This design comes from an exercise in tuning for a short achievable clock period and few clock cycles on the open sky130 flow, not from production work. Function was checked by simulation only, so behaviour that the tests miss may differ from the original. Not every run is shown, and edits may drop behaviour that the tests do not exercise. Power and IR drop assume default switching activity.

**flow/design.v**
```verilog
module ALU(
    input  logic [7:0] reg_1,
    input  logic [7:0] reg_2,
    input  logic [2:0] op,
    output logic [7:0] out
);
    always_comb begin
        case (op)
            3'd0: out = reg_1 + reg_2;
            3'd1: out = reg_1 - reg_2;
            3'd2: out = reg_1 & reg_2;
            3'd3: out = reg_1 | reg_2;
            3'd4: out = {7'd0, reg_1 < reg_2};
            3'd5: out = reg_1 ^ reg_2;
            3'd6: out = reg_1 << reg_2[2:0];
            default: out = reg_1 >> reg_2[2:0];
        endcase
    end
endmodule
module reg_file (
    input  logic       clk,
    input  logic       reset,
    input  logic       we,
    input  logic [2:0] RS, RT, RD,
    input  logic [7:0] RD_data,
    output logic [7:0] RS_data, RT_data
);
    logic [7:0] file [1:7];
    always_ff @(posedge clk) begin
        for (int i = 1; i < 8; i++) begin
            if (reset) file[i] <= 8'd0;
            else if (we && RD == i[2:0]) file[i] <= RD_data;
        end
    end
    assign RS_data = (RS == 3'd0) ? 8'd0 : file[RS];
    assign RT_data = (RT == 3'd0) ? 8'd0 : file[RT];
endmodule
module core #(
    parameter logic [7:0] pc_start = 8'd0,
    parameter int WBD = 8,            
    parameter int WBW = 3,            
    parameter int NDC = 8,            
    parameter int DPW = 3             
) (
    input  logic        clk,
    input  logic        reset,
    input  logic [63:0][31:0] cw,
    input  logic [63:0][3:0]  cv,
    input  logic [63:0][3:0]  mn,
    input  logic [63:0]       comp,
    input  logic [63:0]       jmpw,
    output logic [5:0]  lwa,
    input  logic [31:0] lw,
    input  logic [3:0]  lwv,
    input  logic        port_rd,
    input  logic [8:0]  port_addr,
    input  logic [7:0]  port_data,
    input  logic        nx_rd,
    input  logic [8:0]  nx_a,
    output logic [5:0]  fa,
    output logic        wq_v,
    output logic [8:0]  wq_a,
    output logic        hd_v,
    output logic [8:0]  hd_a,
    output logic [7:0]  hd_d,
    output logic        dr_urg,       
    input  logic        pop
);
    localparam logic [5:0] O_ALU = 6'd0, O_JMP = 6'd2, O_JEQ = 6'd4, O_ALUI = 6'd8,
                           O_LOAD = 6'd32, O_STORE = 6'd40;
    logic [7:0]  fpc;          
    logic [5:0]  fa_r;         
    logic [1:0]  uph;          
    logic [31:0] tmp, tmp2;
    logic        fq_v;
    logic [31:0] fq;
    logic [7:0]  fq_pc;
    logic        fq_rd;        
    logic        e_v, e_alu, e_jeq, e_pt, e_ld, e_st, e_we;
    logic [2:0]  e_cur, e_wa;
    logic [7:0]  e_a, e_b, e_tgt;
    logic [8:0]  e_ad;
    logic [31:0] e_ldw;
    logic [3:0]  e_ldv;
    logic [NDC-1:0] e_dhv;     
    logic        fe_r, fd_r, tk_r;
    logic [2:0]  aop;
    logic [7:0] y;
    ALU alu(.reg_1(e_a), .reg_2(e_b), .op(e_cur), .out(y));
    logic [WBD-1:0][16:0] wb;
    logic [WBD-1:0]       wbv;
    logic [WBW-1:0]       wh, wt;
    logic [WBW:0]         wn;
    wire wb_full = (wn == WBD);
    assign hd_v = (wn != 0);
    assign hd_a = wb[wh][16:8];
    assign hd_d = wb[wh][7:0];
    logic [WBD-1:0] wbm;
    always_comb for (int i = 0; i < WBD; i++) wbm[i] = wbv[i] && (wb[i][16:8] == e_ad);
    wire wb_hit = |wbm;
    logic [NDC-1:0]       dv;
    logic [NDC-1:0][8:0]  dt;
    logic [NDC-1:0][7:0]  dd;
    logic [DPW-1:0]       dptr;
    wire dhit = |e_dhv;
    logic [7:0] dhd;
    always_comb begin
        dhd = 8'd0;
        for (int i = 0; i < NDC; i++) dhd = dhd | (dd[i] & {8{e_dhv[i]}});
    end
    wire       fwd = tk_r ? fd_r : fe_r;      
    wire       ld_code = !e_ad[8];
    wire [7:0] lcb = e_ldw[31 - 8 * e_ad[1:0] -: 8];
    wire       lcv = e_ldv[e_ad[1:0]];
    wire       ld_ready = (ld_code ? lcv : dhit) || fwd;
    wire [7:0] ldd = ld_code ? (lcv ? lcb : port_data) : (dhit ? dhd : port_data);
    wire st_ok  = !wb_full;
    wire stall  = e_v && ((e_ld && !ld_ready) || (e_st && !st_ok));
    wire e_done = e_v && !stall;
    wire taken  = e_v && e_jeq && !e_pt && (e_a == e_b);
    wire [7:0] e_res = e_ld ? ldd : y;
    wire st_en  = e_v && e_st && st_ok;
    wire ld_fill = e_v && e_ld && !ld_code && !dhit && fwd;
    wire d_alloc = (st_en && !dhit) || ld_fill;
    wire [5:0] op  = fq[31:26];
    wire [2:0] rs  = fq[23:21];
    wire [2:0] rt  = fq[18:16];
    wire [2:0] rd  = fq[13:11];
    wire [5:0] fn  = fq[5:0];
    wire [7:0] imm = fq[7:0];
    wire [8:0] ad  = fq[8:0];
    logic [7:0] A0, B0;
    reg_file register_file(
        .clk(clk), .reset(reset), .we(e_v && e_we),
        .RS(rs), .RT(rt), .RD(e_wa),
        .RD_data(e_res), .RS_data(A0), .RT_data(B0)
    );
    wire [7:0] A = (e_v && e_we && e_wa == rs) ? e_res : A0;
    wire [7:0] B = (e_v && e_we && e_wa == rt) ? e_res : B0;
    logic       fk;
    logic [2:0] fcode;
    always_comb begin
        fk = 1'b1;
        case (fn)
            6'd32: fcode = 3'd0;
            6'd34: fcode = 3'd1;
            6'd36: fcode = 3'd2;
            6'd37: fcode = 3'd3;
            6'd42: fcode = 3'd4;
            6'd38: fcode = 3'd5;
            6'd4:  fcode = 3'd6;
            6'd7:  fcode = 3'd7;
            default: begin fcode = 3'd0; fk = 1'b0; end
        endcase
    end
    wire d_alu  = (op == O_ALU);
    wire [2:0] aop_n = (e_v && e_alu) ? e_cur : (e_v && e_jeq) ? 3'd5 : aop;
    wire d_alui = (op == O_ALUI);
    wire d_ld   = (op == O_LOAD) && (rt != 3'd0);     
    wire [2:0] d_wa = d_alu ? rd : rt;
    wire d_same  = (op == O_JEQ) && (rs == rt);
    wire d_redir = fq_v && d_same && !fq_rd;
    wire [7:0] d_tgt = fq_pc + imm;
    logic [NDC-1:0] d_dhv;
    always_comb for (int i = 0; i < NDC; i++)
        d_dhv[i] = (d_alloc && dptr == i[DPW-1:0]) ? (e_ad == ad) : (dv[i] && dt[i] == ad);
    assign lwa = ad[7:2];
    assign fa = fa_r;
    wire [5:0]  fb = fa_r + 6'd1;
    logic [31:0] fw;
    logic [7:0]  nb3;
    logic [3:0]  fvv, nvv, fmn, nmn;
    logic        fcomp, fjmp, njmp;
    assign fw    = cw[fa_r];
    assign fvv   = cv[fa_r];
    assign fmn   = mn[fa_r];
    assign fcomp = comp[fa_r];
    assign fjmp  = jmpw[fa_r];
    assign nb3   = cw[fb][7:0];
    assign nvv   = cv[fb];
    assign nmn   = mn[fb];
    assign njmp  = jmpw[fb];
    wire [1:0]  o = fpc[1:0];
    wire        aligned = (o == 2'd0);
    wire [63:0] cat = {tmp, tmp2};
    logic [31:0] uword;
    always_comb begin
        case (o)
            2'd1:    uword = cat[55:24];
            2'd2:    uword = cat[47:16];
            default: uword = cat[39:8];
        endcase
    end
    wire [3:0] lo_mask = (o == 2'd1) ? 4'b0001 : (o == 2'd2) ? 4'b0011 : (o == 2'd3) ? 4'b0111 : 4'b0000;
    wire       u_ready = &(fvv | lo_mask) && &(nvv | ~lo_mask);
    wire e_take  = !e_v || e_done;
    wire d_take  = fq_v && e_take;
    wire fq_free = !fq_v || d_take;
    wire a_go   = aligned && (uph == 2'd0) && fcomp;      
    wire u_go   = (uph == 2'd2);                          
    wire f_jmp  = (a_go && fjmp) || (u_go && uword[31:26] == O_JMP);
    wire [7:0] f_jt = u_go ? uword[7:0] : fw[7:0];
    wire f_out  = (a_go || u_go) && !f_jmp && fq_free && !d_redir;
    wire fold   = aligned && njmp;
    always_ff @(posedge clk) begin
        if (reset) begin
            fpc   <= pc_start;
            fa_r  <= pc_start[7:2];
            uph   <= 2'd0;
            fq_v  <= 1'b0;
            e_v   <= 1'b0;
            tk_r  <= 1'b0;
            fe_r  <= 1'b0;
            fd_r  <= 1'b0;
            aop   <= 3'd0;
            wh    <= '0;
            wt    <= '0;
            wn    <= '0;
            wbv   <= '0;
            dv    <= '0;
            dptr  <= '0;
        end else begin
            if (e_v && e_alu) aop <= e_cur;
            if (e_v && e_jeq) aop <= 3'd5;
            if (st_en) begin
                wb[wt] <= {e_ad, e_b};
                wt <= wt + 1'b1;
            end
            if (pop) wh <= wh + 1'b1;
            for (int i = 0; i < WBD; i++) begin
                if (st_en && wt == i[WBW-1:0]) wbv[i] <= 1'b1;
                else if (pop && wh == i[WBW-1:0]) wbv[i] <= 1'b0;
            end
            wn <= wn + st_en - pop;
            if (st_en && dhit) begin
                for (int i = 0; i < NDC; i++) if (e_dhv[i]) dd[i] <= e_b;
            end
            if (d_alloc) begin
                dv[dptr] <= 1'b1;
                dt[dptr] <= e_ad;
                dd[dptr] <= st_en ? e_b : port_data;
                dptr <= dptr + 1'b1;
            end
            tk_r <= d_take;
            fe_r <= nx_rd && (nx_a == e_ad);
            fd_r <= nx_rd && (nx_a == ad);
            if (d_take) begin
                e_v    <= !taken;
                e_alu  <= d_alu;
                e_jeq  <= (op == O_JEQ);
                e_pt   <= d_same;
                e_ld   <= d_ld;
                e_st   <= (op == O_STORE);
                e_we   <= (d_alu || d_alui || d_ld) && (d_wa != 3'd0);
                e_cur  <= (d_alu && fk) ? fcode : aop_n;
                e_wa   <= d_wa;
                e_a    <= A;
                e_b    <= d_alui ? imm : B;
                e_ad   <= ad;
                e_tgt  <= d_tgt;
                e_ldw  <= lw;
                e_ldv  <= lwv;
                e_dhv  <= d_dhv;
            end else if (e_done || taken) e_v <= 1'b0;
            if (taken) fq_v <= 1'b0;
            else if (f_out) begin
                fq_v  <= 1'b1;
                fq    <= u_go ? uword : fw;
                fq_pc <= fpc;
                fq_rd <= 1'b0;
            end else begin
                if (d_take) fq_v <= 1'b0;
                if (d_redir) fq_rd <= 1'b1;
            end
            if (taken) begin
                fpc  <= e_tgt;
                fa_r <= e_tgt[7:2];
                uph  <= 2'd0;
            end else if (d_redir) begin
                fpc  <= d_tgt;
                fa_r <= d_tgt[7:2];
                uph  <= 2'd0;
            end else if (f_jmp) begin
                fpc  <= f_jt;
                fa_r <= f_jt[7:2];
                uph  <= 2'd0;
            end else if (f_out) begin
                uph <= 2'd0;
                if (u_go) begin
                    fpc <= fpc + 8'd4;           
                end else if (fold) begin
                    fpc  <= nb3;
                    fa_r <= nb3[7:2];
                end else begin
                    fpc  <= fpc + 8'd4;
                    fa_r <= fb;
                end
            end else if (!aligned && uph == 2'd0 && u_ready) begin
                tmp  <= fw;
                uph  <= 2'd1;
                fa_r <= fb;
            end else if (uph == 2'd1) begin
                tmp2 <= fw;
                uph  <= 2'd2;
            end
        end
    end
    wire       xa_p = port_rd && !port_addr[8] && (port_addr[7:2] == fa_r);
    wire       xb_p = port_rd && !port_addr[8] && (port_addr[7:2] == fb);
    wire       xa_w = wq_v && !wq_a[8] && (wq_a[7:2] == fa_r);
    wire       xb_w = wq_v && !wq_a[8] && (wq_a[7:2] == fb);
    wire [3:0] ea = (xa_p ? (4'b0001 << port_addr[1:0]) : 4'b0000) | (xa_w ? (4'b0001 << wq_a[1:0]) : 4'b0000);
    wire [3:0] eb = (xb_p ? (4'b0001 << port_addr[1:0]) : 4'b0000) | (xb_w ? (4'b0001 << wq_a[1:0]) : 4'b0000);
    function automatic logic [2:0] pick(input logic [3:0] m);
        if (m[0])      pick = 3'b100;
        else if (m[3]) pick = 3'b111;
        else if (m[1]) pick = 3'b101;
        else if (m[2]) pick = 3'b110;
        else           pick = 3'b000;
    endfunction
    wire [3:0] m0 = (aligned ? fmn : (~lo_mask & ~fvv)) & ~ea;
    wire [3:0] m1 = (aligned ? nmn : (lo_mask & ~nvv)) & ~eb;
    wire [2:0] p0 = pick(m0);
    wire [2:0] p1 = pick(m1);
    wire ld_pend = wq_v && (wq_a == e_ad);
    wire ld_miss = e_v && e_ld && !fwd && !ld_pend &&
                   (ld_code ? !lcv : (!dhit && !wb_hit));
    always_ff @(posedge clk) begin
        if (reset) begin
            wq_v <= 1'b0;
            wq_a <= 9'd0;
            dr_urg <= 1'b0;
        end else begin
            dr_urg <= e_v && ((e_st && wb_full) || (e_ld && !ld_code && !dhit && wb_hit));
            wq_v <= 1'b0;
            if (ld_miss) begin
                wq_v <= 1'b1;
                wq_a <= e_ad;
            end else if (uph == 2'd0 && p0[2]) begin
                wq_v <= 1'b1;
                wq_a <= {1'b0, fa_r, p0[1:0]};
            end else if (uph == 2'd0 && p1[2] && (!aligned || !fjmp)) begin
                wq_v <= 1'b1;
                wq_a <= {1'b0, fb, p1[1:0]};
            end
        end
    end
endmodule
module bus #(
    parameter int SD = 16             
) (
    input  logic        clk,
    input  logic        reset,
    output logic [63:0][31:0] cw,     
    output logic [63:0][3:0]  cv,     
    output logic [63:0][3:0]  mn,     
    output logic [63:0]       comp,   
    output logic [63:0]       jmpw,   
    input  logic [5:0]  lwa0, lwa1,
    output logic [31:0] lw0, lw1,
    output logic [3:0]  lwv0, lwv1,
    input  logic [5:0]  fa0, fa1,
    input  logic        wq_v0, wq_v1,
    input  logic [8:0]  wq_a0, wq_a1,
    input  logic        hd_v0, dr0, hd_v1, dr1,
    input  logic [8:0]  hd_a0, hd_a1,
    input  logic [7:0]  hd_d0, hd_d1,
    output logic        pop0, pop1,
    output logic        nx_rd,
    output logic [8:0]  nx_a,
    output logic        port_rd,
    output logic [8:0]  RAM_address,
    output logic [7:0]  RAM_data_in,
    input  logic [7:0]  RAM_data_out,
    output logic        rw
);
    localparam logic [5:0] O_JMP = 6'd2, O_JEQ = 6'd4, O_ALUI = 6'd8;
    logic [255:0][7:0] cb;
    logic [255:0]      cvb;
    logic [63:0]       isj, no2;      
    logic [15:0] fh, fl;
    always_ff @(posedge clk) begin
        for (int i = 0; i < 256; i++) begin
            if (reset) cvb[i] <= 1'b0;
            else if (fh[i / 16] && fl[i % 16]) cvb[i] <= 1'b1;
            if (fh[i / 16] && fl[i % 16]) cb[i] <= RAM_data_out;
        end
        for (int w = 0; w < 64; w++) begin
            if (fh[w / 4] && fl[(w % 4) * 4]) begin
                isj[w] <= (RAM_data_out[7:2] == O_JMP);
                no2[w] <= (RAM_data_out[7:2] == O_JEQ) || (RAM_data_out[7:2] == O_ALUI);
            end
        end
    end
    genvar g;
    generate
        for (g = 0; g < 64; g++) begin : gw
            wire [3:0] nd = !cvb[4*g] ? 4'b1111 : isj[g] ? 4'b1001 : no2[g] ? 4'b1011 : 4'b1111;
            assign cw[g] = {cb[4*g], cb[4*g+1], cb[4*g+2], cb[4*g+3]};
            assign cv[g] = {cvb[4*g+3], cvb[4*g+2], cvb[4*g+1], cvb[4*g]};
            assign mn[g] = nd & ~cv[g];
            wire [3:0] fnow = {fh[g / 4] && fl[(g % 4) * 4 + 3], fh[g / 4] && fl[(g % 4) * 4 + 2],
                               fh[g / 4] && fl[(g % 4) * 4 + 1], fh[g / 4] && fl[(g % 4) * 4]};
            wire [3:0] cvn  = cv[g] | fnow;
            wire       isjn = fnow[0] ? (RAM_data_out[7:2] == O_JMP) : isj[g];
            wire       no2n = fnow[0] ? ((RAM_data_out[7:2] == O_JEQ) || (RAM_data_out[7:2] == O_ALUI)) : no2[g];
            wire [3:0] ndn  = !cvn[0] ? 4'b1111 : isjn ? 4'b1001 : no2n ? 4'b1011 : 4'b1111;
            always_ff @(posedge clk) begin
                if (reset) begin
                    comp[g] <= 1'b0;
                    jmpw[g] <= 1'b0;
                end else begin
                    comp[g] <= ((ndn & ~cvn) == 4'b0000);
                    jmpw[g] <= cvn[0] && cvn[3] && isjn;
                end
            end
        end
    endgenerate
    assign lw0 = cw[lwa0];  assign lwv0 = cv[lwa0];
    assign lw1 = cw[lwa1];  assign lwv1 = cv[lwa1];
    logic       s0v, s1v, bgv;
    logic [7:0] s0a, s1a, bga;
    logic [5:0] s0p, s1p, sp, fa0q, fa1q;
    function automatic logic [3:0] excl(input logic [5:0] w, input logic pv, input logic [8:0] pa,
                                        input logic qv, input logic [7:0] qa);
        excl = ((pv && !pa[8] && pa[7:2] == w) ? (4'b0001 << pa[1:0]) : 4'b0000) |
               ((qv && qa[7:2] == w) ? (4'b0001 << qa[1:0]) : 4'b0000);
    endfunction
    function automatic logic [1:0] first(input logic [3:0] m);
        first = m[0] ? 2'd0 : m[1] ? 2'd1 : m[2] ? 2'd2 : 2'd3;
    endfunction
    wire [5:0] d0s = s0p - fa0;
    wire [5:0] d1s = s1p - fa1;
    wire [5:0] j0  = fa0 - fa0q;
    wire [5:0] j1  = fa1 - fa1q;
    wire s0in = (d0s >= 6'd1) && (d0s <= SD);
    wire s1in = (d1s >= 6'd1) && (d1s <= SD);
    wire s0bh = (d0s < 6'd1) || (d0s > 6'd48) || (j0 > SD && j0 <= 6'd32);
    wire s1bh = (d1s < 6'd1) || (d1s > 6'd48) || (j1 > SD && j1 <= 6'd32);
    wire [3:0] s0m = ~cv[s0p] & ~excl(s0p, port_rd, RAM_address, s0v, s0a);
    wire [3:0] s1m = ~cv[s1p] & ~excl(s1p, port_rd, RAM_address, s1v, s1a);
    wire [3:0] spm = ~cv[sp]  & ~excl(sp,  port_rd, RAM_address, bgv, bga);
    logic s0c, s1c, spc, s0mv, s1mv, spmv;
    always_ff @(posedge clk) begin
        if (reset) begin
            s0p <= 6'd1; s1p <= 6'd2; sp <= 6'd0;
            fa0q <= 6'd0; fa1q <= 6'd1;
            s0v <= 1'b0; s1v <= 1'b0; bgv <= 1'b0;
            s0a <= 8'd0; s1a <= 8'd0; bga <= 8'd0;
            s0c <= 1'b0; s1c <= 1'b0; spc <= 1'b0;
            s0mv <= 1'b0; s1mv <= 1'b0; spmv <= 1'b0;
        end else begin
            fa0q <= fa0;
            fa1q <= fa1;
            s0mv <= 1'b0;
            s1mv <= 1'b0;
            spmv <= 1'b0;
            if (s0bh) begin s0p <= fa0 + 6'd1; s0mv <= 1'b1; end
            else if (s0in && s0c && !s0mv) begin s0p <= s0p + 6'd1; s0mv <= 1'b1; end
            if (s1bh) begin s1p <= fa1 + 6'd1; s1mv <= 1'b1; end
            else if (s1in && s1c && !s1mv) begin s1p <= s1p + 6'd1; s1mv <= 1'b1; end
            if (spc && !spmv) begin sp <= sp + 6'd1; spmv <= 1'b1; end
            s0c <= !(|s0m);
            s1c <= !(|s1m);
            spc <= !(|spm);
            s0v <= !s0bh && s0in && (|s0m);
            s0a <= {s0p, first(s0m)};
            s1v <= !s1bh && s1in && (|s1m);
            s1a <= {s1p, first(s1m)};
            bgv <= |spm;
            bga <= {sp, first(spm)};
        end
    end
    logic [2:0] wt0, wt1;
    logic       rr;
    wire r0 = wq_v0 || dr0;
    wire r1 = wq_v1 || dr1;
    wire pri = (&wt0) ? 1'b0 : 1'b1;
    logic       sel_v, sel_w, sel_c;
    logic [8:0] sel_a;
    logic [7:0] sel_d;
    always_comb begin
        sel_v = 1'b1;
        sel_w = 1'b0;
        sel_c = 1'b0;
        sel_a = {1'b0, bga};
        sel_d = 8'd0;
        if (r0 || r1) begin
            sel_c = (r0 && r1) ? pri : r1;
            sel_w = sel_c ? dr1 : dr0;
            if (sel_w) begin
                sel_a = sel_c ? hd_a1 : hd_a0;
                sel_d = sel_c ? hd_d1 : hd_d0;
            end else begin
                sel_a = sel_c ? wq_a1 : wq_a0;
            end
        end else if (s1v) begin
            sel_a = {1'b0, s1a};
        end else if (hd_v0 || hd_v1) begin
            sel_w = 1'b1;
            sel_c = (hd_v0 && hd_v1) ? rr : hd_v1;
            sel_a = sel_c ? hd_a1 : hd_a0;
            sel_d = sel_c ? hd_d1 : hd_d0;
        end else if (s0v) begin
            sel_a = {1'b0, s0a};
        end else if (!bgv) begin
            sel_v = 1'b0;
        end
    end
    assign pop0  = sel_v && sel_w && !sel_c;
    assign pop1  = sel_v && sel_w && sel_c;
    assign nx_rd = sel_v && !sel_w;
    assign nx_a  = sel_a;
    always_ff @(posedge clk) begin
        if (reset) begin
            rr <= 1'b0;
            wt0 <= 3'd0;
            wt1 <= 3'd0;
            port_rd <= 1'b0;
            rw <= 1'b0;
            RAM_address <= 9'd0;
            RAM_data_in <= 8'd0;
            fh <= 16'd0;
            fl <= 16'd0;
        end else begin
            wt0 <= (r0 && !(sel_v && !sel_c)) ? wt0 + 3'd1 : 3'd0;
            wt1 <= (r1 && !(sel_v && sel_c)) ? wt1 + 3'd1 : 3'd0;
            if (sel_w) rr <= !sel_c;
            rw <= sel_v && sel_w;
            port_rd <= sel_v && !sel_w;
            fh <= (sel_v && !sel_w && !sel_a[8]) ? (16'd1 << sel_a[7:4]) : 16'd0;
            fl <= 16'd1 << sel_a[3:0];
            if (sel_v) begin
                RAM_address <= sel_a;
                RAM_data_in <= sel_d;
            end
        end
    end
endmodule
`timescale 1ns/1ps
module top(
    input clk,
    input rst,
    output [8:0] RAM_address,
    output [7:0] RAM_data_in,
    input  [7:0] RAM_data_out,
    output RAM_rw
);
    wire [63:0][31:0] cw;
    wire [63:0][3:0]  cv, mn;
    wire [63:0]       comp, jmpw;
    wire [5:0]  lwa0, lwa1, fa0, fa1;
    wire [31:0] lw0, lw1;
    wire [3:0]  lwv0, lwv1;
    wire        wq_v0, wq_v1;
    wire [8:0]  wq_a0, wq_a1;
    wire        hd_v0, dr0, hd_v1, dr1, pop0, pop1;
    wire [8:0]  hd_a0, hd_a1;
    wire [7:0]  hd_d0, hd_d1;
    wire        port_rd, nx_rd;
    wire [8:0]  nx_a;
    core #(.pc_start(8'd0)) core0 (
        .clk(clk), .reset(rst),
        .cw(cw), .cv(cv), .mn(mn), .comp(comp), .jmpw(jmpw),
        .lwa(lwa0), .lw(lw0), .lwv(lwv0),
        .port_rd(port_rd), .port_addr(RAM_address), .port_data(RAM_data_out),
        .nx_rd(nx_rd), .nx_a(nx_a), .fa(fa0),
        .wq_v(wq_v0), .wq_a(wq_a0),
        .hd_v(hd_v0), .hd_a(hd_a0), .hd_d(hd_d0), .dr_urg(dr0), .pop(pop0)
    );
    core #(.pc_start(8'd4)) core1 (
        .clk(clk), .reset(rst),
        .cw(cw), .cv(cv), .mn(mn), .comp(comp), .jmpw(jmpw),
        .lwa(lwa1), .lw(lw1), .lwv(lwv1),
        .port_rd(port_rd), .port_addr(RAM_address), .port_data(RAM_data_out),
        .nx_rd(nx_rd), .nx_a(nx_a), .fa(fa1),
        .wq_v(wq_v1), .wq_a(wq_a1),
        .hd_v(hd_v1), .hd_a(hd_a1), .hd_d(hd_d1), .dr_urg(dr1), .pop(pop1)
    );
    bus system_bus (
        .clk(clk), .reset(rst),
        .cw(cw), .cv(cv), .mn(mn), .comp(comp), .jmpw(jmpw),
        .lwa0(lwa0), .lwa1(lwa1), .lw0(lw0), .lw1(lw1), .lwv0(lwv0), .lwv1(lwv1),
        .fa0(fa0), .fa1(fa1),
        .wq_v0(wq_v0), .wq_v1(wq_v1), .wq_a0(wq_a0), .wq_a1(wq_a1),
        .hd_v0(hd_v0), .dr0(dr0), .hd_v1(hd_v1), .dr1(dr1),
        .hd_a0(hd_a0), .hd_a1(hd_a1), .hd_d0(hd_d0), .hd_d1(hd_d1),
        .pop0(pop0), .pop1(pop1),
        .nx_rd(nx_rd), .nx_a(nx_a),
        .port_rd(port_rd),
        .RAM_address(RAM_address), .RAM_data_in(RAM_data_in),
        .RAM_data_out(RAM_data_out), .rw(RAM_rw)
    );
endmodule
```
**flow/run.sh**
```bash
#!/bin/bash
# synth_recipe.tcl (not shown) runs the flow's synth.tcl, then flattens the netlist and writes it again
# the make line also repeats each setting of config.mk as NAME=value (left out here)
make -C /OpenROAD-flow-scripts/flow DESIGN_CONFIG=/design/flow/config.mk WORK_HOME=/design/flow/orfs CLKGATE_MAP_FILE= SYNTH_SCRIPT=/design/flow/synth_recipe.tcl finish
```
**flow/config.mk**
```make
export PLATFORM = sky130hd
export DESIGN_NAME = top
export DESIGN_NICKNAME = top
export VERILOG_FILES = /design/flow/design.v
export SDC_FILE = /design/flow/constraint.sdc
export NUM_CORES = 4
export LEC_CHECK = 0
export ABC_CLOCK_PERIOD_IN_PS = 2500
export CAP_MARGIN = 20
export CORE_MARGIN = 2
export CORE_UTILIZATION = 50
export SETUP_SLACK_MARGIN = 2.0
export SLEW_MARGIN = 20
export TNS_END_PERCENT = 5
```
**flow/constraint.sdc**
```tcl
create_clock -name core_clock -period 5.0 [get_ports {clk}]
set_input_delay 1.0000 -clock core_clock [delete_from_list [all_inputs] [get_ports {clk}]]
set_output_delay 1.0000 -clock core_clock [all_outputs]
set_load 0.01 [all_outputs]
```
Fig. 1: run 1, placement view
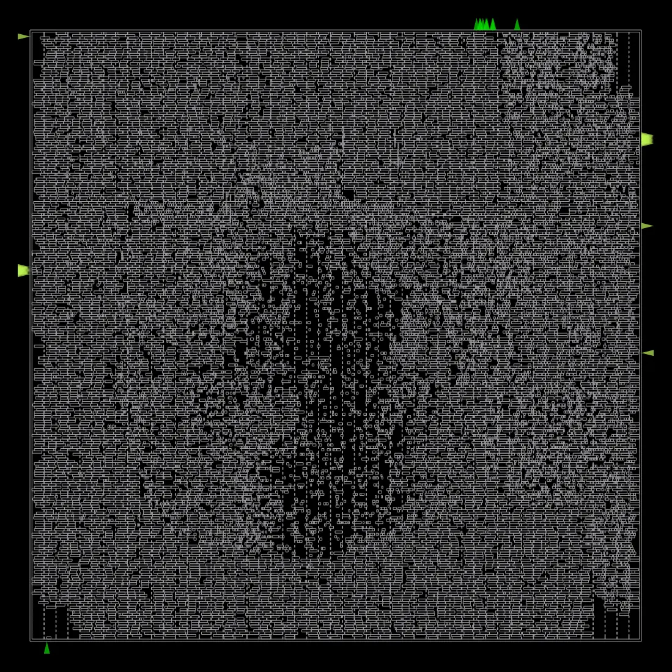
fraction of area in registers: 0.372
non-filler cells, final: 24,200
row count: 258
Seq cells: 3,798

Fig. 2: run 1, sequential cells grouped by signal name
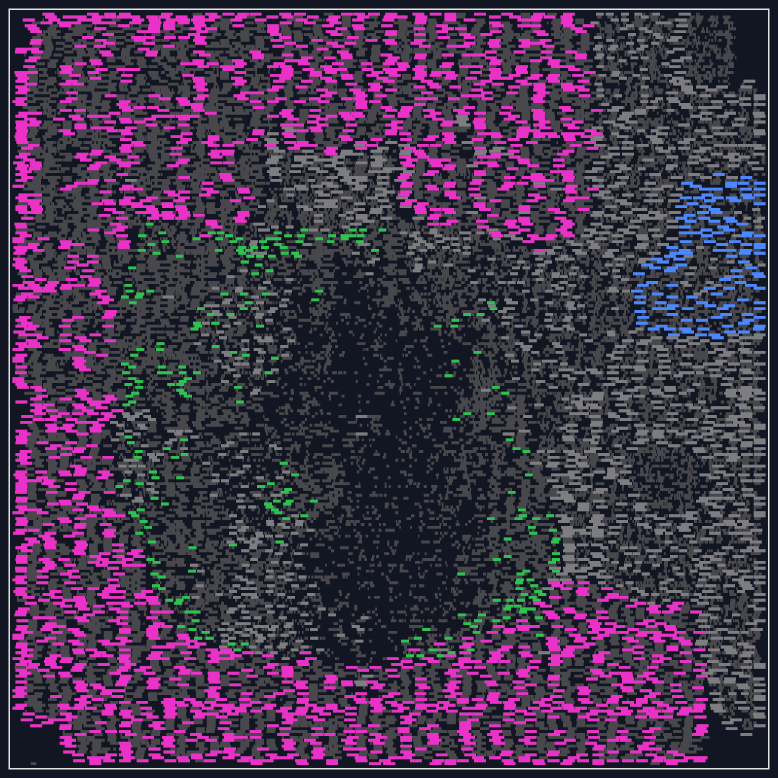
- blue: core0.wb (flops 136)
- magenta: system_bus.cb (flops 2,048; where spread over the die)
- green: system_bus.cvb (flops 256)
Seq power: 34.7 mW
Final Core Density: 0.575
Reg area: 0.105 mm2

==> results.cfg, run 1 <==
[logic_synthesis]
synth.top_cells.by_area = edfxtp_1 36%, mux4_2 35%, dfxtp_1 7.0%, nand2_1 1.7%, clkbuf_1 1.6%
synthArstFlopShare = 0
synth_cell_types = 109
synth_xor_area_frac = 0.0193
synth_top_family_by_area = multiplexers
synthFlopType = edfxtp_1
syn_avg_cell_area_um2 = 14.7
synthesis.nets = 16900
syn-cell-area_mm2 = 0.247
ys_warn_count = 22
synth_compound_area_frac = 0.0699
yosys-top-cells-count = 3,883 x mux4_2, 2,928 x edfxtp_1, 1,140 x nand2_1, 1,052 x clkbuf_1, 924 x nor2_1
ys_ff_latch = 3798
muxShareOfSynthArea = 0.378
yosys.area.top_type = edfxtp_1
synthAdderAreaFrac = 0.00928
netlist_instances = 16800
yosysSeqAreaShare = 0.426

[floorplan]
fp.dieW_um = 707
boundaryPins = 28
fp.dieH_um = 707
start_util = 0.501
die-area_mm2 = 0.500

[final_layout]
nClkBuffers = 552
n_all_buffers = 1617
final-nonclk-buf-share = 0.0633
biggestCellCategory = multi-input gates
multi_input_comb_area_mm2 = 0.135
clock_area_frac = 0.0517
multi_input_area_share = 0.478
nMultiInputCombCells = 11000
fill_cells = 38600
area_delta_synth_final_pct = 14.6
final_nets = 17300
final_cell_mix = 3,883 x mux4_2, 2,928 x edfxtp_1, 1,168 x buf_4
inverters_excl_clock = 263
layout_commonest_cell = mux4_2
final_area_mm2 = 0.283
antenna_cells = 227

[sta]
setup-tns-final_ns = 0
setup_viol_count_final = 0
finalClockSkew_ns = 0.106
whs_ns = 0.330
hold_violations = 0
tightest_slew_ns = 1.38
period_needed_ns = 4.27
slew_violations = 0

[global_route]
grt_max_degree = 138
grt_pass1_vias = 176000
antenna_found_initial = 167

[place]
pre_cts_ws_ns = -0.0103
dp_hpwl_mm = 835
placed_cells = 22800
gp_congestion = 1.12
numPortBuffers = 27
dpl_cell_area_mm2 = 0.260

[drt]
vias = 191000
vias_per_cell = 7.90
dr.pass1.iters = 9
ant_nets = 0
drc_errors = 0

[min_path]
hold_path.class = primary input to register
min_to = core1.wt[1]
whs_path_depth = 2

[pwr]
pwr-share-seq = 0.480
p_leak_nw = 94.6
powerComb_mw = 4.32
power_frac_clock = 0.461
pwr_density_cell_mw_per_mm2 = 256
combPwrFrac = 0.060
p_total_mw = 72.4
p_switching_mw = 18.0
internal-power_mw = 54.4

[critical_path]
r2r_cells = 13
required_ns = 5.75
crit_path_start = core1.fa_r[0]
timing.rr.start = core1.fa_r[0]
cp-start-kind = register
r2r_slack_ns = 0.73
crit_path_end_kind = register
r2r-end = core1.tmp2[27]
crit_fanout = 7
cp.arrival_ns = 5.01

[clock_network]
cts_buffers = 430
path_clk_slew_ns = 0.07
clockBufferDepth = 4
cts_tree = built
cts.sinks = 3798
cts_root_buffer = clkbuf_16
insertion_delay_ns = 1.13
cts_hold_buf = 0

[outcome]
outcome = timing/DRC/antenna clean
Testbench counts for the RTL of run 1, summed over its fixed seeds: cycles 21,463.
Fig. 3: run 1, routed metal, one color a layer
Two of the layers only.
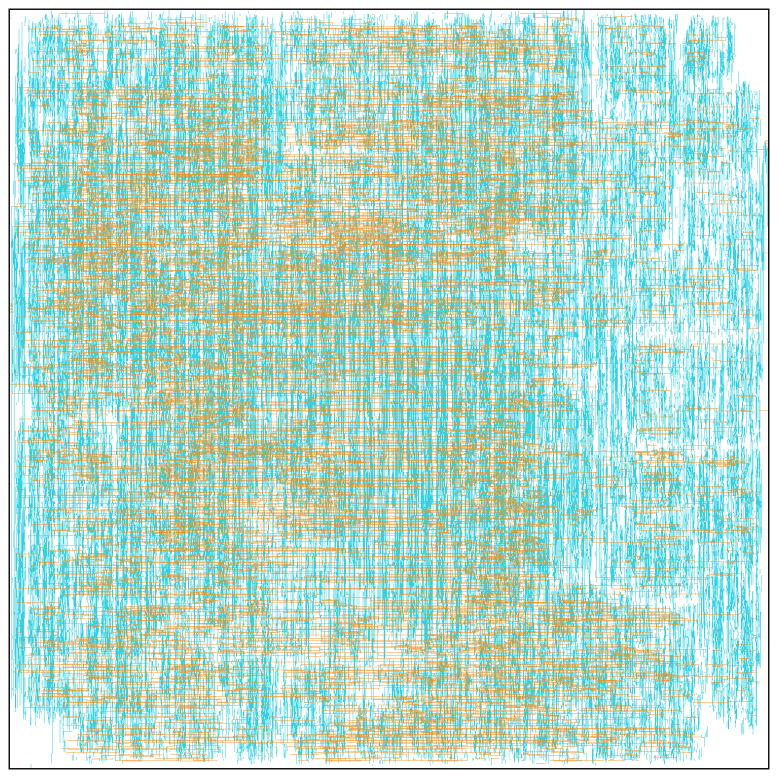
- orange: metal 3 (wire length 204 mm)
- cyan: metal 2 (wire length 491 mm)
gr usage total: 0.480
final wirelength: 1230 mm
wire length per cell: 50.7 um

run 1: registers in the layout, summed over array words and instances (netlist names), 16 cells and up:
signal                    count
core1.dd                     64
system_bus.fl                16
core1.tmp2                   24
system_bus.comp              64
system_bus.jmpw              64
core1.fq                     24
core0.e_ldw                  32
core0.register_file.file     56
core0.dt                     72
core0.wb                    136
core0.fq                     24
core1.e_ldw                  32
core0.dd                     64
system_bus.cb              2048
system_bus.fh                16
core1.wb                    136
core0.tmp                    22
core1.tmp                    22
system_bus.cvb              256
system_bus.isj               64
core1.register_file.file     56
core0.tmp2                   24
system_bus.no2               64
core1.dt                     72
run 1: critical path, cell delays in order (launching register included):
cell,delay (ns)
dfxtp_4,0.42
buf_12,0.17
buf_16,0.19
buf_16,0.21
mux4_2,0.62
mux4_2,0.51
o22ai_4,0.21
o32ai_2,0.15
buf_6,0.19
o21a_1,0.19
or4_4,0.55
nor3b_4,0.24
buf_12,0.15
buf_6,0.13
run 1: metal layers:
layer,wire (um),GRT usage
met1,415000,0.605
met2,491000,0.638
met3,204000,0.235
met4,114000,0.345
met5,1740,0.0159
==> run 2: changes to the inputs <==
--- a/flow/design.v
+++ b/flow/design.v
@@ -46,7 +46,8 @@
     input  logic        reset,
-    input  logic [63:0][31:0] cw,
-    input  logic [63:0][3:0]  cv,
-    input  logic [63:0][3:0]  mn,
-    input  logic [63:0]       comp,
-    input  logic [63:0]       jmpw,
+    input  logic [31:0] fw,
+    input  logic [3:0]  fvv, fmn,
+    input  logic        fcomp, fjmp,
+    input  logic [7:0]  nb3,
+    input  logic [3:0]  nvv, nmn,
+    input  logic        njmp,
     output logic [5:0]  lwa,
@@ -169,15 +170,2 @@
     wire [5:0]  fb = fa_r + 6'd1;
-    logic [31:0] fw;
-    logic [7:0]  nb3;
-    logic [3:0]  fvv, nvv, fmn, nmn;
-    logic        fcomp, fjmp, njmp;
-    assign fw    = cw[fa_r];
-    assign fvv   = cv[fa_r];
-    assign fmn   = mn[fa_r];
-    assign fcomp = comp[fa_r];
-    assign fjmp  = jmpw[fa_r];
-    assign nb3   = cw[fb][7:0];
-    assign nvv   = cv[fb];
-    assign nmn   = mn[fb];
-    assign njmp  = jmpw[fb];
     wire [1:0]  o = fpc[1:0];
@@ -353,7 +341,6 @@
     input  logic        reset,
-    output logic [63:0][31:0] cw,     
-    output logic [63:0][3:0]  cv,     
-    output logic [63:0][3:0]  mn,     
-    output logic [63:0]       comp,   
-    output logic [63:0]       jmpw,   
+    output logic [1:0][31:0] fw,
+    output logic [1:0][3:0]  fvv, fmn, nvv, nmn,
+    output logic [1:0]       fcomp, fjmp, njmp,
+    output logic [1:0][7:0]  nb3,
     input  logic [5:0]  lwa0, lwa1,
@@ -377,16 +364,28 @@
     localparam logic [5:0] O_JMP = 6'd2, O_JEQ = 6'd4, O_ALUI = 6'd8;
-    logic [255:0][7:0] cb;
-    logic [255:0]      cvb;
-    logic [63:0]       isj, no2;      
-    logic [15:0] fh, fl;
+    logic [3:0][5:0]  bt;          
+    logic [3:0][31:0] bd;
+    logic [3:0][3:0]  bv;
+    logic [15:0] fh, fl;           
+    wire       fill = port_rd && !RAM_address[8];
+    wire [5:0] fwd_w = RAM_address[7:2];
+    wire [1:0] fk = RAM_address[1:0];
+    wire [5:0] tg [0:3];
+    assign tg[0] = fa0;
+    assign tg[1] = fa0 + 6'd1;
+    assign tg[2] = fa1;
+    assign tg[3] = fa1 + 6'd1;
     always_ff @(posedge clk) begin
-        for (int i = 0; i < 256; i++) begin
-            if (reset) cvb[i] <= 1'b0;
-            else if (fh[i / 16] && fl[i % 16]) cvb[i] <= 1'b1;
-            if (fh[i / 16] && fl[i % 16]) cb[i] <= RAM_data_out;
-        end
-        for (int w = 0; w < 64; w++) begin
-            if (fh[w / 4] && fl[(w % 4) * 4]) begin
-                isj[w] <= (RAM_data_out[7:2] == O_JMP);
-                no2[w] <= (RAM_data_out[7:2] == O_JEQ) || (RAM_data_out[7:2] == O_ALUI);
+        for (int k = 0; k < 4; k++) begin
+            if (reset) begin
+                bt[k] <= 6'd0;
+                bv[k] <= 4'b0000;
+            end else if (bt[k] != tg[k]) begin
+                bt[k] <= tg[k];
+                if (bt[k ^ 1] == tg[k]) begin
+                    bv[k] <= bv[k ^ 1];
+                    bd[k] <= bd[k ^ 1];
+                end else bv[k] <= 4'b0000;
+            end else if (fill && fwd_w == bt[k]) begin
+                bv[k][fk] <= 1'b1;
+                bd[k][31 - 8 * fk -: 8] <= RAM_data_out;
             end
@@ -394,28 +393,37 @@
     end
-    genvar g;
-    generate
-        for (g = 0; g < 64; g++) begin : gw
-            wire [3:0] nd = !cvb[4*g] ? 4'b1111 : isj[g] ? 4'b1001 : no2[g] ? 4'b1011 : 4'b1111;
-            assign cw[g] = {cb[4*g], cb[4*g+1], cb[4*g+2], cb[4*g+3]};
-            assign cv[g] = {cvb[4*g+3], cvb[4*g+2], cvb[4*g+1], cvb[4*g]};
-            assign mn[g] = nd & ~cv[g];
-            wire [3:0] fnow = {fh[g / 4] && fl[(g % 4) * 4 + 3], fh[g / 4] && fl[(g % 4) * 4 + 2],
-                               fh[g / 4] && fl[(g % 4) * 4 + 1], fh[g / 4] && fl[(g % 4) * 4]};
-            wire [3:0] cvn  = cv[g] | fnow;
-            wire       isjn = fnow[0] ? (RAM_data_out[7:2] == O_JMP) : isj[g];
-            wire       no2n = fnow[0] ? ((RAM_data_out[7:2] == O_JEQ) || (RAM_data_out[7:2] == O_ALUI)) : no2[g];
-            wire [3:0] ndn  = !cvn[0] ? 4'b1111 : isjn ? 4'b1001 : no2n ? 4'b1011 : 4'b1111;
-            always_ff @(posedge clk) begin
-                if (reset) begin
-                    comp[g] <= 1'b0;
-                    jmpw[g] <= 1'b0;
-                end else begin
-                    comp[g] <= ((ndn & ~cvn) == 4'b0000);
-                    jmpw[g] <= cvn[0] && cvn[3] && isjn;
-                end
-            end
+    logic [3:0][31:0] sd;
+    logic [3:0][3:0]  sv, smn;
+    logic [3:0]       scomp, sjmp;
+    always_comb begin
+        for (int k = 0; k < 4; k++) begin
+            logic ha, hb, isj, no2;
+            logic [3:0] nd;
+            ha = (bt[k & 2] == tg[k]);
+            hb = (bt[k | 1] == tg[k]);
+            sd[k] = ha ? bd[k & 2] : bd[k | 1];
+            sv[k] = ha ? bv[k & 2] : hb ? bv[k | 1] : 4'b0000;
+            isj = sv[k][0] && (sd[k][31:26] == O_JMP);
+            no2 = sv[k][0] && (sd[k][31:26] == O_JEQ || sd[k][31:26] == O_ALUI);
+            nd = !sv[k][0] ? 4'b1111 : isj ? 4'b1001 : no2 ? 4'b1011 : 4'b1111;
+            smn[k] = (ha || hb) ? (nd & ~sv[k]) : 4'b0000;
+            scomp[k] = (ha || hb) && ((nd & ~sv[k]) == 4'b0000);
+            sjmp[k] = isj && sv[k][3];
         end
-    endgenerate
-    assign lw0 = cw[lwa0];  assign lwv0 = cv[lwa0];
-    assign lw1 = cw[lwa1];  assign lwv1 = cv[lwa1];
+    end
+    always_comb begin
+        for (int c = 0; c < 2; c++) begin
+            fw[c]    = sd[2 * c];
+            fvv[c]   = sv[2 * c];
+            fmn[c]   = smn[2 * c];
+            fcomp[c] = scomp[2 * c];
+            fjmp[c]  = sjmp[2 * c];
+            nb3[c]   = sd[2 * c + 1][7:0];
+            nvv[c]   = sv[2 * c + 1];
+            nmn[c]   = smn[2 * c + 1];
+            njmp[c]  = sjmp[2 * c + 1];
+        end
+    end
+    wire [63:0][3:0] cv = '0;
+    assign lw0 = 32'd0;  assign lwv0 = 4'b0000;
+    assign lw1 = 32'd0;  assign lwv1 = 4'b0000;
     logic       s0v, s1v, bgv;
@@ -465,7 +473,7 @@
             spc <= !(|spm);
-            s0v <= !s0bh && s0in && (|s0m);
+            s0v <= 1'b0;
             s0a <= {s0p, first(s0m)};
-            s1v <= !s1bh && s1in && (|s1m);
+            s1v <= 1'b0;
             s1a <= {s1p, first(s1m)};
-            bgv <= |spm;
+            bgv <= 1'b0;
             bga <= {sp, first(spm)};
@@ -548,5 +556,6 @@
 );
-    wire [63:0][31:0] cw;
-    wire [63:0][3:0]  cv, mn;
-    wire [63:0]       comp, jmpw;
+    wire [1:0][31:0] fw;
+    wire [1:0][3:0]  fvv, fmn, nvv, nmn;
+    wire [1:0]       fcomp, fjmp, njmp;
+    wire [1:0][7:0]  nb3;
     wire [5:0]  lwa0, lwa1, fa0, fa1;
@@ -563,3 +572,4 @@
         .clk(clk), .reset(rst),
-        .cw(cw), .cv(cv), .mn(mn), .comp(comp), .jmpw(jmpw),
+        .fw(fw[0]), .fvv(fvv[0]), .fmn(fmn[0]), .fcomp(fcomp[0]), .fjmp(fjmp[0]),
+        .nb3(nb3[0]), .nvv(nvv[0]), .nmn(nmn[0]), .njmp(njmp[0]),
         .lwa(lwa0), .lw(lw0), .lwv(lwv0),
@@ -572,3 +582,4 @@
         .clk(clk), .reset(rst),
-        .cw(cw), .cv(cv), .mn(mn), .comp(comp), .jmpw(jmpw),
+        .fw(fw[1]), .fvv(fvv[1]), .fmn(fmn[1]), .fcomp(fcomp[1]), .fjmp(fjmp[1]),
+        .nb3(nb3[1]), .nvv(nvv[1]), .nmn(nmn[1]), .njmp(njmp[1]),
         .lwa(lwa1), .lw(lw1), .lwv(lwv1),
@@ -581,3 +592,4 @@
         .clk(clk), .reset(rst),
-        .cw(cw), .cv(cv), .mn(mn), .comp(comp), .jmpw(jmpw),
+        .fw(fw), .fvv(fvv), .fmn(fmn), .nvv(nvv), .nmn(nmn),
+        .fcomp(fcomp), .fjmp(fjmp), .njmp(njmp), .nb3(nb3),
         .lwa0(lwa0), .lwa1(lwa1), .lw0(lw0), .lw1(lw1), .lwv0(lwv0), .lwv1(lwv1),
--- a/flow/config.mk
+++ b/flow/config.mk
@@ -11,3 +11,3 @@
 export CORE_UTILIZATION = 50
-export SETUP_SLACK_MARGIN = 2.0
+export SETUP_SLACK_MARGIN = 1.5
 export SLEW_MARGIN = 20
Fig. 4: run 2, sequential cells grouped by signal name
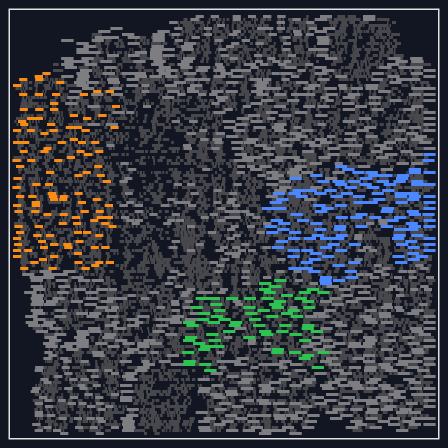
- green: core1.dt (flops 72; where bottom middle)
- blue: core0.wb (flops 136; where right middle)
- orange: system_bus.bd (flops 120)
- not colored: 927
Seq power: 12.2 mW
fraction of area in registers: 0.403
Reg area: 0.0333 mm2
Final Core Density: 0.566

Fig. 5: run 2, close-up of the layout
Window x 77 to 117, y 77 to 117 um. Cells in gray, sequential cells in the stronger gray; small squares are vias.
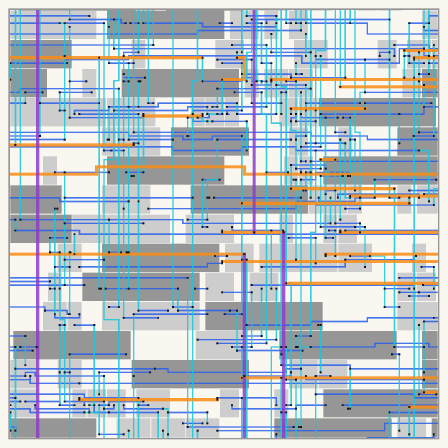
- blue: metal 1
- purple: metal 4
- orange: metal 3
- cyan: metal 2
- most frequent: edfxtp_1 (17)
- sequential cells in the window: 19
- cells with their middle in the window: 88
- netlist names of flops here include: core1.fq (6), core1.e_tgt (3), core1.fq_pc (3)

==> run 2 against run 1 <==
- register-to-register slack gained 0.72 ns
- synthesized area fell by 70%
- non-clock buffer count down 1238
- design area decreased by 71%
- combinational power fell by 19%
- routed wire length down 80%
- global-route usage decreased by 17 points
- setup slack gained 0.72 ns
- largest cell class unchanged
==> results.cfg, run 2 <==
[clock_network]
cts.sinks = 1255
cts_hold_buf = 0
cts_tree = built
clockBufferDepth = 3
cts_buffers = 143
path_clk_slew_ns = 0.06
insertion_delay_ns = 0.79
cts_root_buffer = clkbuf_16

[logic_synthesis]
syn_avg_cell_area_um2 = 10.1
synth_cell_types = 116
syn-cell-area_mm2 = 0.0738
yosys-top-cells-count = 816 x edfxtp_1, 714 x nand2_1, 600 x nor2_1, 457 x clkbuf_1, 439 x dfxtp_1
ys_ff_latch = 1255
synthesis.nets = 7499
synthArstFlopShare = 0
yosys.area.top_type = edfxtp_1
synthFlopType = edfxtp_1
yosysSeqAreaShare = 0.451
netlist_instances = 7330
synth.top_cells.by_area = edfxtp_1 33%, dfxtp_1 12%, mux2i_1 4.1%, nand2_1 3.6%, xor2_1 3.6%
synth_most_common_cell = edfxtp_1
ys_warn_count = 22

[global_route]
use_met2 = 0.476
grt_pass1_vias = 56500
grtUsageTotal = 0.315
grtUsageMet3 = 0.0539
antenna_found_initial = 9
met1_usage = 0.459
busiest_layer = met2
grt_max_degree = 137

[pwr]
p_total_mw = 26.2
pwr_density_cell_mw_per_mm2 = 317
p_leak_nw = 30.1

[sta]
slew_headroom = 0.205
setup-tns-final_ns = 0
tightest_slew_ns = 1.19
finalClockSkew_ns = 0.0303
slew_violations = 0
setup_viol_count_final = 0
hold_violations = 0
period_needed_ns = 3.55

[drt]
vias = 60400
vias_per_cell = 6.48
drc_errors = 0
wl_per_cell_um = 26.3
dr.pass1.iters = 9
met2WireLength_mm = 109
finalWirelength_mm = 245
topRoutingLayerUsed = met5
ant_nets = 0
route.met3.wl_mm = 22.4
wl_met1_mm = 105

[floorplan]
die-area_mm2 = 0.151
fp.dieW_um = 388
start_util = 0.505
fp-row-count = 140
fp.dieH_um = 388
boundaryPins = 28

[critical_path]
crit_buf_inv = 4
r2r_cells = 14
crit_path_start = core1.fa_r[0]
timing.rr.start = core1.fa_r[0]
slowest_delay_ns = 0.42
r2r-end = core1.wq_a[2]
cp-start-kind = register
cp.arrival_ns = 4.21
crit_fanout = 16
crit_path_end_kind = register
path_delay_family = simple AND/OR/NAND/NOR gates
r2r_slack_ns = 1.45
cp-endpoint = core1.wq_a[2]
cp_cell_sequence = buf_4 -> and3_4 -> and3_4 -> xnor3_1 -> and2_4 -> buf_8 -> a221oi_4 -> o32ai_2 -> or3b_4 -> a311oi_4 -> buf_4 -> clkbuf_16 -> nand2b_1 -> o311a_1
path_depth = 14
slowest_stage = or3b_4

[final_layout]
final_nets = 7439
drive_above_1_share = 0.152
area_delta_synth_final_pct = 12.1
layout_commonest_cell = edfxtp_1
fill_cells = 12700
final_cell_mix = 816 x edfxtp_1, 706 x nand2_1, 574 x nor2_1

[min_path]
hold_path.class = register to register
min_to = system_bus.wt0[0]
whs_path_depth = 1

[place]
numPortBuffers = 27
pre_cts_ws_ns = 0.724
dp_hpwl_mm = 166
gp_congestion = 0.920

[outcome]
outcome = timing/DRC/antenna clean
Testbench counts for the RTL of run 2, summed over its fixed seeds: cycles 105,701.
[run 2: where the power goes]
group	switching (mW)	internal, mW
clock network	4.52	6.08
registers	0.616	11.5
logic	2.27	1.22
[run 2: cell families (layout without fill, tap and decap cells)]
kind of cell	count (synthesis)	in the layout	share of synthesized area
compound gates	1982	1982	0.184
buf+inv	778	836	0.0416
fa+ha+maj	159	159	0.0278
xor+xnor	556	556	0.0693
other cells	0	8	0
mux	606	606	0.102
simple gates	1994	1994	0.124
flops	1255	1255	0.451
[run 2: layout make-up]
class	count	area, um2	area share
clock buffers	203	4080	0.0494
diodes	8	20.0	0.000242
multi-input cells	5297	38400	0.464
clock inverters	60	559	0.00676
well taps	1917	2400	0.0290
repair buffers	379	3200	0.0387
flip-flops and latches	1255	33300	0.403
inverters	194	743	0.00899
[run 2: metrics by stage]
| step | cells | instance area, um2 | hold WS, ns |
|---|---|---|---|
| floorplan | 7330 | 73900 | 0.408 |
| CTS | 9263 | 81900 | 0.435 |
| global route | 9306 | 82700 | 0.456 |
| detailed placement | 8936 | 76200 | 0.427 |
| global placement | 8936 | 76200 | 0.421 |
| finish | 9313 | 82700 | 0.432 |
==> run 3: changes to the inputs <==
==> flow/config.mk (replaced) <==
export PLATFORM = sky130hd
export DESIGN_NAME = top
export DESIGN_NICKNAME = top
export VERILOG_FILES = /design/flow/design.v
export SDC_FILE = /design/flow/constraint.sdc
export NUM_CORES = 4
export LEC_CHECK = 0
export ABC_CLOCK_PERIOD_IN_PS = 2000
export CAP_MARGIN = 20
export CORE_MARGIN = 2
export CORE_UTILIZATION = 60
export PLACE_DENSITY = 0.7
export SETUP_SLACK_MARGIN = 2.5
export SLEW_MARGIN = 20
export TNS_END_PERCENT = 10
==> run 3 against run 2 <==
- hold slack gained 0.0038 ns
- via count rose by 5.6%
- still clean on timing, DRC and antenna
- core utilization increased by 15 points
- maximum frequency grew 0.63%
- setup slack gained 0.022 ns
- register-to-register slack improved by 0.02 ns
- clock skew decreased by 0.0056 ns
- final cell count hardly changed
- sequential cell count is the same
- highest routed layer unchanged
- synthesized area unchanged
- critical path depth is 2 higher
==> results.cfg, run 3 <==
[place]
dpl_cell_area_mm2 = 0.0760
dp_hpwl_mm = 166
numPortBuffers = 27
placed_cells = 8665
gp_congestion = 0.990
pre_cts_ws_ns = 0.777

[pwr]
p_total_mw = 26.3
pwr_density_cell_mw_per_mm2 = 301
irDropWorstVdd_uv = 403
p_leak_nw = 32.2

[sta]
tightest_slew_ns = 1.24
hold_violations = 0
period_needed_ns = 3.52
slew_violations = 0
grt_setup_unrepaired = true
whs_ns = 0.436
finalClockSkew_ns = 0.0247
setup_viol_count_final = 0
setup-tns-final_ns = 0
slew_headroom = 0.172

[logic_synthesis]
synthesis.nets = 7499
ys_ff_latch = 1255
yosys-top-cells-count = 816 x edfxtp_1, 714 x nand2_1, 600 x nor2_1, 457 x clkbuf_1, 439 x dfxtp_1
synthAdderAreaFrac = 0.0278
synth_compound_area_frac = 0.184
synth_most_common_cell = edfxtp_1
yosys.area.top_type = edfxtp_1
synth_xor_area_frac = 0.0693
synthArstFlopShare = 0
synth.top_cells.by_area = edfxtp_1 33%, dfxtp_1 12%, mux2i_1 4.1%, nand2_1 3.6%, xor2_1 3.6%
synthFlopType = edfxtp_1
syn_avg_cell_area_um2 = 10.1
syn-cell-area_mm2 = 0.0738
synth_top_family_by_area = compound AO/OA/AOI/OAI gates
muxShareOfSynthArea = 0.102
netlist_instances = 7330
synth_cell_types = 116
yosysSeqAreaShare = 0.451
ys_warn_count = 22
synth_simple_gate_area_frac = 0.124

[drt]
vias = 63700
wl_per_cell_um = 27.0
vias_per_cell = 6.84
finalWirelength_mm = 252
ant_nets = 0
dr.pass1.iters = 7
drc_errors = 0

[final_layout]
final_cell_mix = 816 x edfxtp_1, 684 x nand2_1, 564 x nor2_1
multi_input_comb_area_mm2 = 0.0401
area_delta_synth_final_pct = 18.4
final_nets = 7750
final_area_mm2 = 0.0874
reg_top3 = core0.wb: 136 flops, core1.wb: 136 flops, system_bus.bd: 120 flops
fill_cells = 8802
seqCellArea_mm2 = 0.0334
final_util = 0.717

[global_route]
antenna_found_initial = 5
grt_pass1_vias = 59400
met1_usage = 0.553
busiest_layer = met2
grt_max_degree = 160
grtUsageTotal = 0.384
use_met2 = 0.558
grtUsageMet3 = 0.0859

[clock_network]
cts.sinks = 1255
insertion_delay_ns = 0.79
path_clk_slew_ns = 0.06
cts_buffers = 137
clockBufferDepth = 3
cts_hold_buf = 0
cts_root_buffer = clkbuf_16
cts_tree = built

[critical_path]
crit_path_end_kind = register
crit_fanout = 8
required_ns = 5.69
path_delay_family = compound AO/OA/AOI/OAI gates
cp_cell_sequence = buf_12 -> buf_6 -> buf_6 -> xor2_2 -> nand4b_1 -> buf_4 -> nor2_4 -> a32o_2 -> a211oi_4 -> o41ai_4 -> buf_6 -> nand3b_1 -> o31ai_2 -> buf_6 -> mux2_4 -> and2_4
slowest_stage = o41ai_4
slowest_delay_ns = 0.44
cpMostUsedCell = buf_6
cp.arrival_ns = 4.21

[floorplan]
fp.dieW_um = 355
die-area_mm2 = 0.126
start_util = 0.605
fp.dieH_um = 355

[min_path]
hold_path.class = register to register

[outcome]
outcome = timing/DRC/antenna clean
## run 3: final cells by class
type                    instances  share of cell area
multi-input cells            5303               0.460
diodes                          2           0.0000573
repair buffers                690              0.0753
clock buffers                 182              0.0429
clock inverters                70             0.00812
well taps                    1625              0.0233
inverters                     194             0.00908
flip-flops and latches       1255               0.382
## run 3: final timing paths
kind	from	slack, ns	to	cells past startpoint
setup reg to reg	core0.fa_r[0]	1.48	core0.wq_a[5]	16
hold / removal	system_bus.wt0[0]	0.44	system_bus.wt0[0]	1
hold reg to reg	system_bus.wt0[0]	0.44	system_bus.wt0[0]	1
setup / recovery	core0.fa_r[0]	1.48	core0.wq_a[5]	16
## run 3: power by group
group          leakage (nW)  internal [mW]  switching (mW)
Combinational          19.0           1.47            2.48
Sequential             11.0           11.5           0.583
Clock                  2.18           5.79            4.45
## run 3: timing repair
item	4_1_cts	5_1_grt
setup buffers	232	146
pin swaps	86	122
setup endpoints to repair	1689	1639
resized for setup	364	392
gates cloned	21	3
## run 3: routing by layer
metal,share of wire,wire length (um)
met1,0.40,100000
met5,0.000099,25
met4,0.049,12300
met3,0.12,30900
met2,0.43,108000
Fig. 6: run 3, gate families picked out
Scale bar: 100 um.
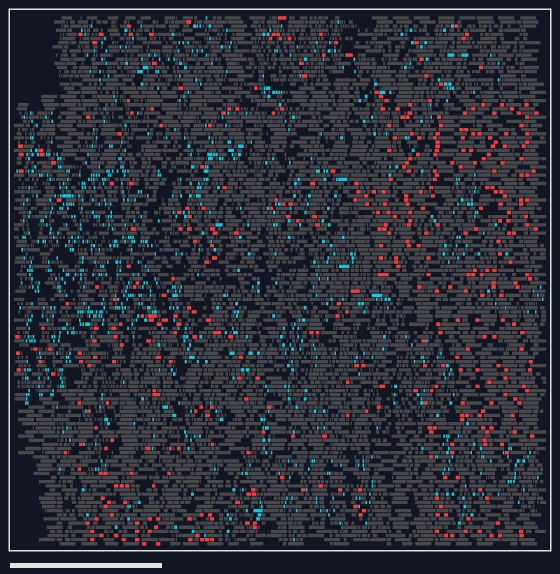
- red: AND-OR and OR-AND gates (cells 438; most used a22o_1; where spread over the die)
- cyan: NAND gates (cells 963; most used nand2_1; where spread over the die)

Fig. 7: run 3, placement view
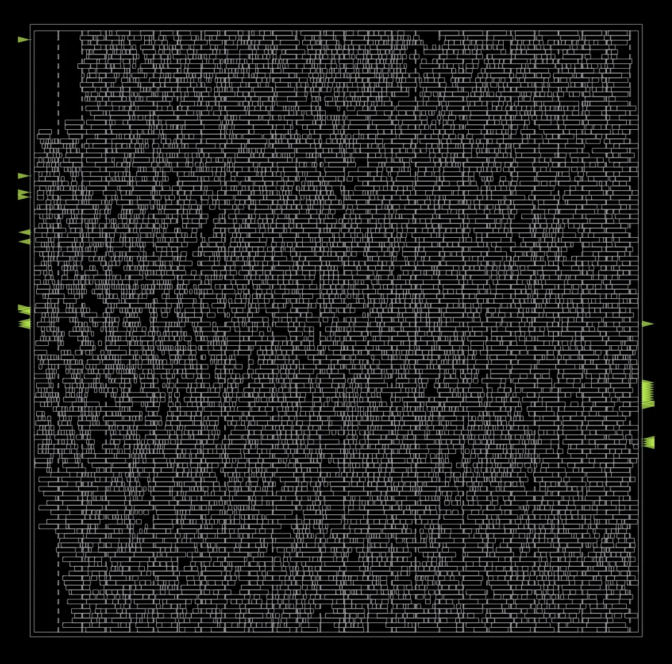
# Taps: 1,625
fraction of area in registers: 0.382
row count: 128

-- what the ideal ports hide --
The flow's constraints put no driver on any port. The routed layouts listed below were extracted and timed again, unchanged, in two steps.
Step 1 assumes that a clkbuf_16 drives the clock port and a buf_2 every other input.
Step 2 moves the port delays by t, midway between the first and last clock arrival at a register: inputs arrive t later, outputs are due t later. That takes back most of the time a late clock gives input paths.
a / b / c = no drivers / after step 1 / after step 2; a / b = the first two.
run	shift t [ns]	slack for setup (ns)	worst setup path at the end	clock arrival spread, ns
run 1	1.215	0.734 / 0.734 / 0.734	register to register	0.107 / 0.107
run 2	0.849	1.453 / 1.453 / 1.208	input to register	0.033 / 0.033
run 3	0.861	1.476 / 1.476 / 1.295	input to register	0.029 / 0.029
After both steps setup and hold are still met in every run listed. The setup slack of run 2, which loses most, moves by 0.000 ns with the drivers and by -0.245 ns with both steps.
